From an optimization exercise on the open Yosys and OpenROAD flow, aimed at small area and a short achievable clock period; shortcuts taken in it are not production practice.
The RTL was checked by simulation tests, not by an equivalence proof against the original design.

### flow/config.mk
export PLATFORM = sky130hd
export DESIGN_NAME = complex_multiplier
export DESIGN_NICKNAME = complex_multiplier
export VERILOG_FILES = /design/flow/design.v
export SDC_FILE = /design/flow/constraint.sdc
export NUM_CORES = 4
export LEC_CHECK = 0
export CAP_MARGIN = 20
export CORE_MARGIN = 2
export CORE_UTILIZATION = 40
export SLEW_MARGIN = 20
### flow/constraint.sdc
create_clock -name core_clock -period 8.0 [get_ports {aclk}]
set_input_delay 1.6000 -clock core_clock [delete_from_list [all_inputs] [get_ports {aclk}]]
set_output_delay 1.6000 -clock core_clock [all_outputs]
set_load 0.01 [all_outputs]
### flow/design.v
`timescale 1ns / 1ns
module complex_multiplier
    #(parameter integer     OPERAND_WIDTH_A = 16,  
      parameter integer     OPERAND_WIDTH_B = 16,  
      parameter integer     OPERAND_WIDTH_OUT = 32,   
      parameter integer     STAGES = 6,   
      parameter             BLOCKING = 0,
      parameter             ROUND_MODE = 0,
      parameter integer     GROWTH_BITS = 0,   
      parameter             BYTE_ALIGNED = 1,
      localparam            EFF_PORT_WIDTH_A = BYTE_ALIGNED ? ((OPERAND_WIDTH_A*2+15)/16)*16 : OPERAND_WIDTH_A * 2,
      localparam            EFF_PORT_WIDTH_B = BYTE_ALIGNED ? ((OPERAND_WIDTH_B*2+15)/16)*16 : OPERAND_WIDTH_B * 2,
      localparam            EFF_PORT_WIDTH_OUT = BYTE_ALIGNED ? ((OPERAND_WIDTH_OUT*2+15)/16)*16 : OPERAND_WIDTH_OUT * 2
    )
    (   
        input                                           aclk,
        input                                           aresetn,
		input                                           rounding_cy,
        input               [EFF_PORT_WIDTH_A - 1 : 0]    s_axis_a_tdata,
        output reg                                      s_axis_a_tready,
        input                                           s_axis_a_tvalid,
        input               [EFF_PORT_WIDTH_B - 1 : 0]    s_axis_b_tdata,
        output reg                                      s_axis_b_tready,
        input                                           s_axis_b_tvalid,
        output reg  		[EFF_PORT_WIDTH_OUT - 1 : 0]  m_axis_dout_tdata,
        output reg                                      m_axis_dout_tvalid,
        input                                           m_axis_dout_tready
        );
    localparam INPUT_WIDTH_A = OPERAND_WIDTH_A * 2;
    localparam INPUT_WIDTH_B = OPERAND_WIDTH_B * 2;
    localparam OUTPUT_WIDTH  = OPERAND_WIDTH_OUT * 2;
    localparam TRUNC_BITS = (INPUT_WIDTH_A + INPUT_WIDTH_B - OUTPUT_WIDTH)/2 + 1 + GROWTH_BITS;
    localparam OUTPUT_PADDING = EFF_PORT_WIDTH_OUT - OUTPUT_WIDTH;
    localparam CALCULATION_STAGES = 6;    
    reg        [STAGES : 0]                     tvalid;
    reg        [EFF_PORT_WIDTH_OUT-1:0]         tdata [STAGES-2:0];
    wire signed [OPERAND_WIDTH_A-1:0] a_r = s_axis_a_tdata[OPERAND_WIDTH_A - 1 : 0];
    wire signed [OPERAND_WIDTH_A-1:0] a_i = s_axis_a_tdata[EFF_PORT_WIDTH_A / 2 + OPERAND_WIDTH_A - 1 : EFF_PORT_WIDTH_A / 2];
    wire signed [OPERAND_WIDTH_B-1:0] b_r = s_axis_b_tdata[OPERAND_WIDTH_B - 1 : 0];
    wire signed [OPERAND_WIDTH_B-1:0] b_i = s_axis_b_tdata[EFF_PORT_WIDTH_B / 2 + OPERAND_WIDTH_B - 1 : EFF_PORT_WIDTH_B / 2];
    reg signed [OPERAND_WIDTH_A + OPERAND_WIDTH_B : 0] mult_r, mult_i, mult_0, common, common_r1, common_r2, p_r_int, p_i_int;
    reg signed [OPERAND_WIDTH_A - 1 : 0] a_r_d, a_i_d, a_r_dd, a_i_dd, a_r_ddd, a_i_ddd, a_r_dddd, a_i_dddd;
    reg signed [OPERAND_WIDTH_B - 1 : 0] b_r_d, b_i_d, b_r_dd, b_i_dd, b_r_ddd, b_i_ddd;
    reg                          a_valid_d, b_valid_d;
    reg signed [OPERAND_WIDTH_A : 0] a_dd_common;
    reg signed [OPERAND_WIDTH_B : 0] a_dd_r, a_dd_i;
    reg        [STAGES - 1 : 0]  rounding_cy_buf ;
    wire signed [OPERAND_WIDTH_OUT - 1 : 0] result_r;
    wire signed [OPERAND_WIDTH_OUT - 1 : 0] result_i;
    wire signed [OPERAND_WIDTH_A + OPERAND_WIDTH_B + 1 - 1 : 0] temp1, temp2;
    localparam rounding_cy_buf_index = CALCULATION_STAGES - 1;
    wire signed [OPERAND_WIDTH_A + OPERAND_WIDTH_B + 1 - 1 : 0] rounding_cy_extended = {{(OPERAND_WIDTH_A + OPERAND_WIDTH_B){1'b0}}, rounding_cy_buf[rounding_cy_buf_index]};
	if (ROUND_MODE == 0 || TRUNC_BITS == 0) begin
        assign temp1 = p_r_int >>> TRUNC_BITS;
        assign temp2 = p_i_int >>> TRUNC_BITS;
		assign result_r = temp1[OPERAND_WIDTH_OUT - 1 : 0];
		assign result_i = temp2[OPERAND_WIDTH_OUT - 1 : 0];    
	end
	else begin
        wire signed [OPERAND_WIDTH_A + OPERAND_WIDTH_B + 1 - 1 : 0] point5_correction = {{(OPERAND_WIDTH_A + OPERAND_WIDTH_B + 1 - TRUNC_BITS){1'b0}}, 1'b0, {(TRUNC_BITS-1){1'b1}}} + rounding_cy_extended;
        assign temp1 = (p_r_int + point5_correction) >>> TRUNC_BITS;
        assign temp2 = (p_i_int + point5_correction) >>> TRUNC_BITS;
		assign result_r = temp1[OPERAND_WIDTH_OUT-1:0];
		assign result_i = temp2[OPERAND_WIDTH_OUT-1:0];    
	end
    integer i;
    always @(posedge aclk) begin
        if (!aresetn) begin
            tvalid <= 0;
            a_valid_d <= 0;
            b_valid_d <= 0;
            m_axis_dout_tvalid <= 0;
        end
        else begin
            a_valid_d <= s_axis_a_tvalid;
            b_valid_d <= s_axis_b_tvalid;
            a_r_d <= a_r;
            a_i_d <= a_i;
            b_r_d <= b_r;
            b_i_d <= b_i;
            if (ROUND_MODE == 1)
                rounding_cy_buf[0] <= rounding_cy;
            else if (ROUND_MODE == 2)   
                rounding_cy_buf[0] <= ~rounding_cy_buf[0];
            if (BLOCKING == 1 && m_axis_dout_tready == 0 && m_axis_dout_tvalid == 1) begin 
                m_axis_dout_tvalid <= 0;
                m_axis_dout_tdata <= {(OUTPUT_WIDTH){1'b0}};
                s_axis_a_tready <= 0;
                s_axis_b_tready <= 0;
            end
            else begin
                s_axis_a_tready <= 1;
                s_axis_b_tready <= 1;
                a_dd_common <= a_r_d - a_i_d;
                a_r_dd <= a_r_d;
                a_i_dd <= a_i_d;
                b_r_dd <= b_r_d;
                b_i_dd <= b_i_d;
                a_r_ddd <= a_r_dd;
                a_i_ddd <= a_i_dd;
                b_r_ddd <= b_r_dd;
                b_i_ddd <= b_i_dd;
                mult_0 <= a_dd_common * b_i_dd;
                a_r_dddd <= a_r_ddd;
                a_i_dddd <= a_i_ddd;
                a_dd_r <= b_r_ddd - b_i_ddd;
                a_dd_i <= b_r_ddd + b_i_ddd;
                common <= mult_0;
                mult_r <= a_dd_r * a_r_dddd;
                mult_i <= a_dd_i * a_i_dddd;
                common_r1 <= common;
                common_r2 <= common;
                p_r_int <= mult_r + common_r1;
                p_i_int <= mult_i + common_r2;
                for (i = 1; i<STAGES; i = i + 1) begin
                    rounding_cy_buf[i] <= rounding_cy_buf[i-1];
                end
                tvalid[0] <= a_valid_d & b_valid_d;
                for (i = 1; i<(STAGES); i = i+1) begin
                    tvalid[i] <= tvalid[i-1];
                end
                m_axis_dout_tvalid <= tvalid[STAGES-2];
                if (STAGES > CALCULATION_STAGES) begin
                    tdata[0] <= {{(OUTPUT_PADDING/2){result_i[OPERAND_WIDTH_OUT - 1]}}, result_i,
                        {(OUTPUT_PADDING/2){result_r[OPERAND_WIDTH_OUT - 1]}}, result_r};
                    for (i = 1; i<(STAGES-CALCULATION_STAGES); i = i+1) begin
                        tdata[i] <= tdata[i-1];
                    end
                    m_axis_dout_tdata <= tdata[STAGES - CALCULATION_STAGES - 1];
                end
                else begin
                     m_axis_dout_tdata <= {{(OUTPUT_PADDING/2){result_i[OPERAND_WIDTH_OUT - 1]}}, result_i,
                         {(OUTPUT_PADDING/2){result_r[OPERAND_WIDTH_OUT - 1]}}, result_r};
                end
            end
        end
    end
endmodule
### flow/run.sh
#!/bin/bash
# synth_recipe.tcl (not shown) runs the flow's synth.tcl, then flattens the netlist and writes it again
# the make line also repeats each setting of config.mk as NAME=value (left out here)
make -C /OpenROAD-flow-scripts/flow DESIGN_CONFIG=/design/flow/config.mk WORK_HOME=/design/flow/orfs CLKGATE_MAP_FILE= SYNTH_SCRIPT=/design/flow/synth_recipe.tcl finish
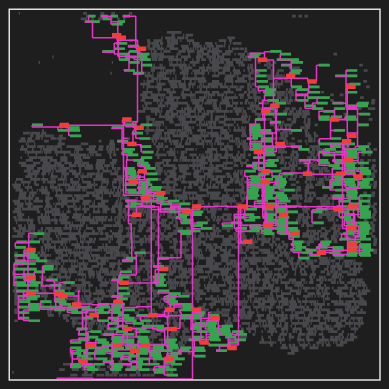
(images/clock_map.png)
Scale: 1 px per µm.
[green] flip-flops | count: 575
[red] cells driving clock nets | count: 67
[magenta] clock wires | length: 7660 µm
routed clock nets: 68
flops lie: all over the die

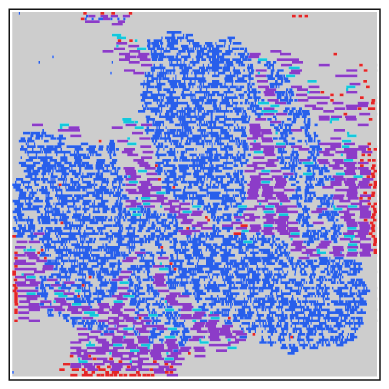
(images/cell_classes.png)
Scale: 1 px per µm. Fill, decap, tap and diode cells in grey.
| colour | class | cells |
|---|---|---|
| cyan | clock drivers and dummy loads | 121 |
| blue | all other logic | 4049 |
| red | other buffers and delay cells | 159 |
| purple | flops | 575 |

## through the flow
stage	hold slack (ps)	setup slack, ps	utilization [%]
6_report	402	854	44.3
5_1_grt	413	332	44.3
4_1_cts	404	818	44.3
3_5_place_dp	405	839	42.6
3_3_place_gp	400	947	42.6
2_1_floorplan	400	1690	-
## worst paths after layout
check / end / slack (ps) / from
min reg2reg: common_r2[20] / 400 / common[20]
max: mult_0[32] / 850 / b_i_dd[1]
min: common_r2[20] / 400 / common[20]
max reg2reg: mult_0[32] / 850 / b_i_dd[1]
## synthesized netlist by cell type (10+ instances only)
| cell type | instances |
|---|---|
| and2_1 | 406 |
| or3_1 | 14 |
| nor3_1 | 31 |
| nor2b_1 | 26 |
| nand2_1 | 432 |
| a21oi_1 | 137 |
| edfxtp_1 | 567 |
| o21a_1 | 32 |
| nand4_1 | 11 |
| xor2_1 | 45 |
| o31ai_1 | 10 |
| clkbuf_1 | 125 |
| ha_1 | 362 |
| a21o_1 | 70 |
| o21bai_1 | 27 |
| nor2_1 | 168 |
| xnor2_1 | 151 |
| a31oi_1 | 19 |
| and3_1 | 14 |
| o21ai_0 | 80 |
| inv_1 | 988 |
| a211oi_1 | 14 |
| nand2b_1 | 29 |
| nand3_1 | 37 |
| fa_1 | 833 |
## logic make-up (layout without fill, tap and decap cells)
| logic type | after synthesis | count (layout) | synth area share, % |
|---|---|---|---|
| fa+ha+maj | 1195 | 1195 | 39.7 |
| xor+xnor | 196 | 196 | 3.22 |
| simple gates | 1184 | 1184 | 10.9 |
| flops | 575 | 575 | 32.2 |
| other cells | 1 | 3 | 0.00703 |
| mux | 4 | 4 | 0.0750 |
| compound gates | 480 | 480 | 5.91 |
| buf+inv | 1119 | 1268 | 7.89 |
## worst reg2reg max path: cells and delay by family, from the launching register on
kind | cells | cell delay [ps]
XOR/XNOR | 1 | 80
AO/OA/AOI/OAI | 8 | 1790
buffers and inverters | 6 | 590
adder cells (fa/ha/maj) | 7 | 3190
flip-flops | 1 | 980
AND/OR/NAND/NOR | 1 | 230
## final cells by class
class / count / area (µm²) / share of cell area (%)
well taps: 1768 / 2210 / 3.75
inverters: 988 / 3710 / 6.29
clock inverters: 48 / 574 / 0.975
flip-flops and latches: 575 / 17200 / 29.2
repair buffers: 159 / 1570 / 2.66
clock buffers: 73 / 1700 / 2.88
multi-input cells: 3061 / 32000 / 54.3
diodes: 1 / 2.50 / 0.00425
## registers in the layout (all words and copies together), names as in the netlist, 17 cells and up
signal             flops
common                33
mult_r                33
mult_0                33
mult_i                33
a_dd_i                17
m_axis_dout_tdata     64
a_dd_common           17
common_r2             33
p_i_int               32
p_r_int               32
## metal layers
metal  global-route usage (%)  wire (µm)
met2                     30.9      58000
met3                     2.88       6280
met5                        0          0
met4                     7.06       4430
met1                     24.8      53400
==> flow_metrics.py <==
metrics = {
    "layout": {
        "layout.nets": 6117,
        "layout_commonest_cell": "inv_1",
        "stdcell_count": 6673,
        "final_cell_mix": "inv_1, fa_1, edfxtp_1, nand2_1, and2_1",
    },
    "global_routing": {
        "grt.total_usage_pct": 18.7,
        "grt_max_degree": 157,
        "first_global_vias": 35225,
        "antenna_found_initial": 7,
    },
    "synth": {
        "synth_area_um2": 53400,
        "synth_edf_count": 567,
        "seq_area_frac_synth_pct": 32.2,
        "yosys-top-cells-area": "edfxtp_1, fa_1, ha_1",
        "ys_warn_count": 1,
        "synth_top_cell_by_area": "edfxtp_1",
        "synthDistinctLibCells": 71,
    },
    "run_status": {
        "status": "timing/DRC/antenna clean",
    },
    "timing": {
        "timing.max_slew.rel_slack_pct": 30.9,
        "period_share_pct": 89.3,
        "setup_tns_ps": 0,
        "timing.final.crit_period_ps": 7150,
        "rsz0062_at_grt": "false",
        "fin_skew_ps": 48.4,
        "worst_pin_slew_ps": 1040,
        "setup_viol": 0,
    },
    "route": {
        "drtIter0Drc": 2085,
        "vias": 32664,
        "drt_wl_total_um": 122000,
        "dr.pass1.iters": 5,
        "antenna_left": 0,
        "route.detailed.drc": 0,
    },
    "critical_path": {
        "r2r_cells": 23,
        "critical_path_required_ps": 8370,
        "critPathArrivalTime_ps": 7520,
        "end_kind": "flop",
        "path_common_cell": "fa_1",
        "worst_path_largest_cell_delay_ps": 980,
        "crit_slowest_cell": "edfxtp_1",
        "crit_fanout": 18,
        "crit_family": "adder cells",
    },
    "min_path": {
        "min_path_cells": 0,
        "hp-class": "flop to flop",
    },
    "placed_design": {
        "hpwl_um": 96600,
        "post_dp_cell_area_um2": 56600,
        "port_buffers": 132,
        "placed_cells": 6551,
    },
    "clocking": {
        "cts_buffers": 67,
        "clk_pin_slew_worst_paths_ps": 60,
        "ctsHoldBuffers": 0,
        "root_buffer": "clkbuf_16",
        "cts_setup_buffers": 0,
        "cts_max_level": 3,
        "cts_resized": 0,
        "cts_buffer_depth": 3,
    },
    "floorplanning": {
        "die_area_um2": 136000,
        "fp-row-count": 134,
    },
}

-- afterwards: timing with drivers on the ports --
How much do the figures lean on ideal ports? The routed layout below was timed once more, with nothing changed but the port constraints.
Step 1: set_driving_cell puts a clkbuf_16 on aclk and a buf_2 on each other input, an assumption about the parent block.
Step 2 also shifts input and output timing later by t, the mid clock arrival at the registers, as if the neighbouring blocks saw the same clock.
a / b / c = ideal / step 1 / step 2; a / b = the first two.
t, ns: 0.708
slack for setup (ns): 0.854 / 0.854 / 0.854
worst hold slack (ns): 0.402 / 0.402 / 0.402
latest minus earliest clock arrival (ns): 0.053 / 0.053
After both steps setup and hold are still met in this run. For this run, drivers alone change the setup slack by 0.000 ns; drivers and shift together by 0.000 ns.
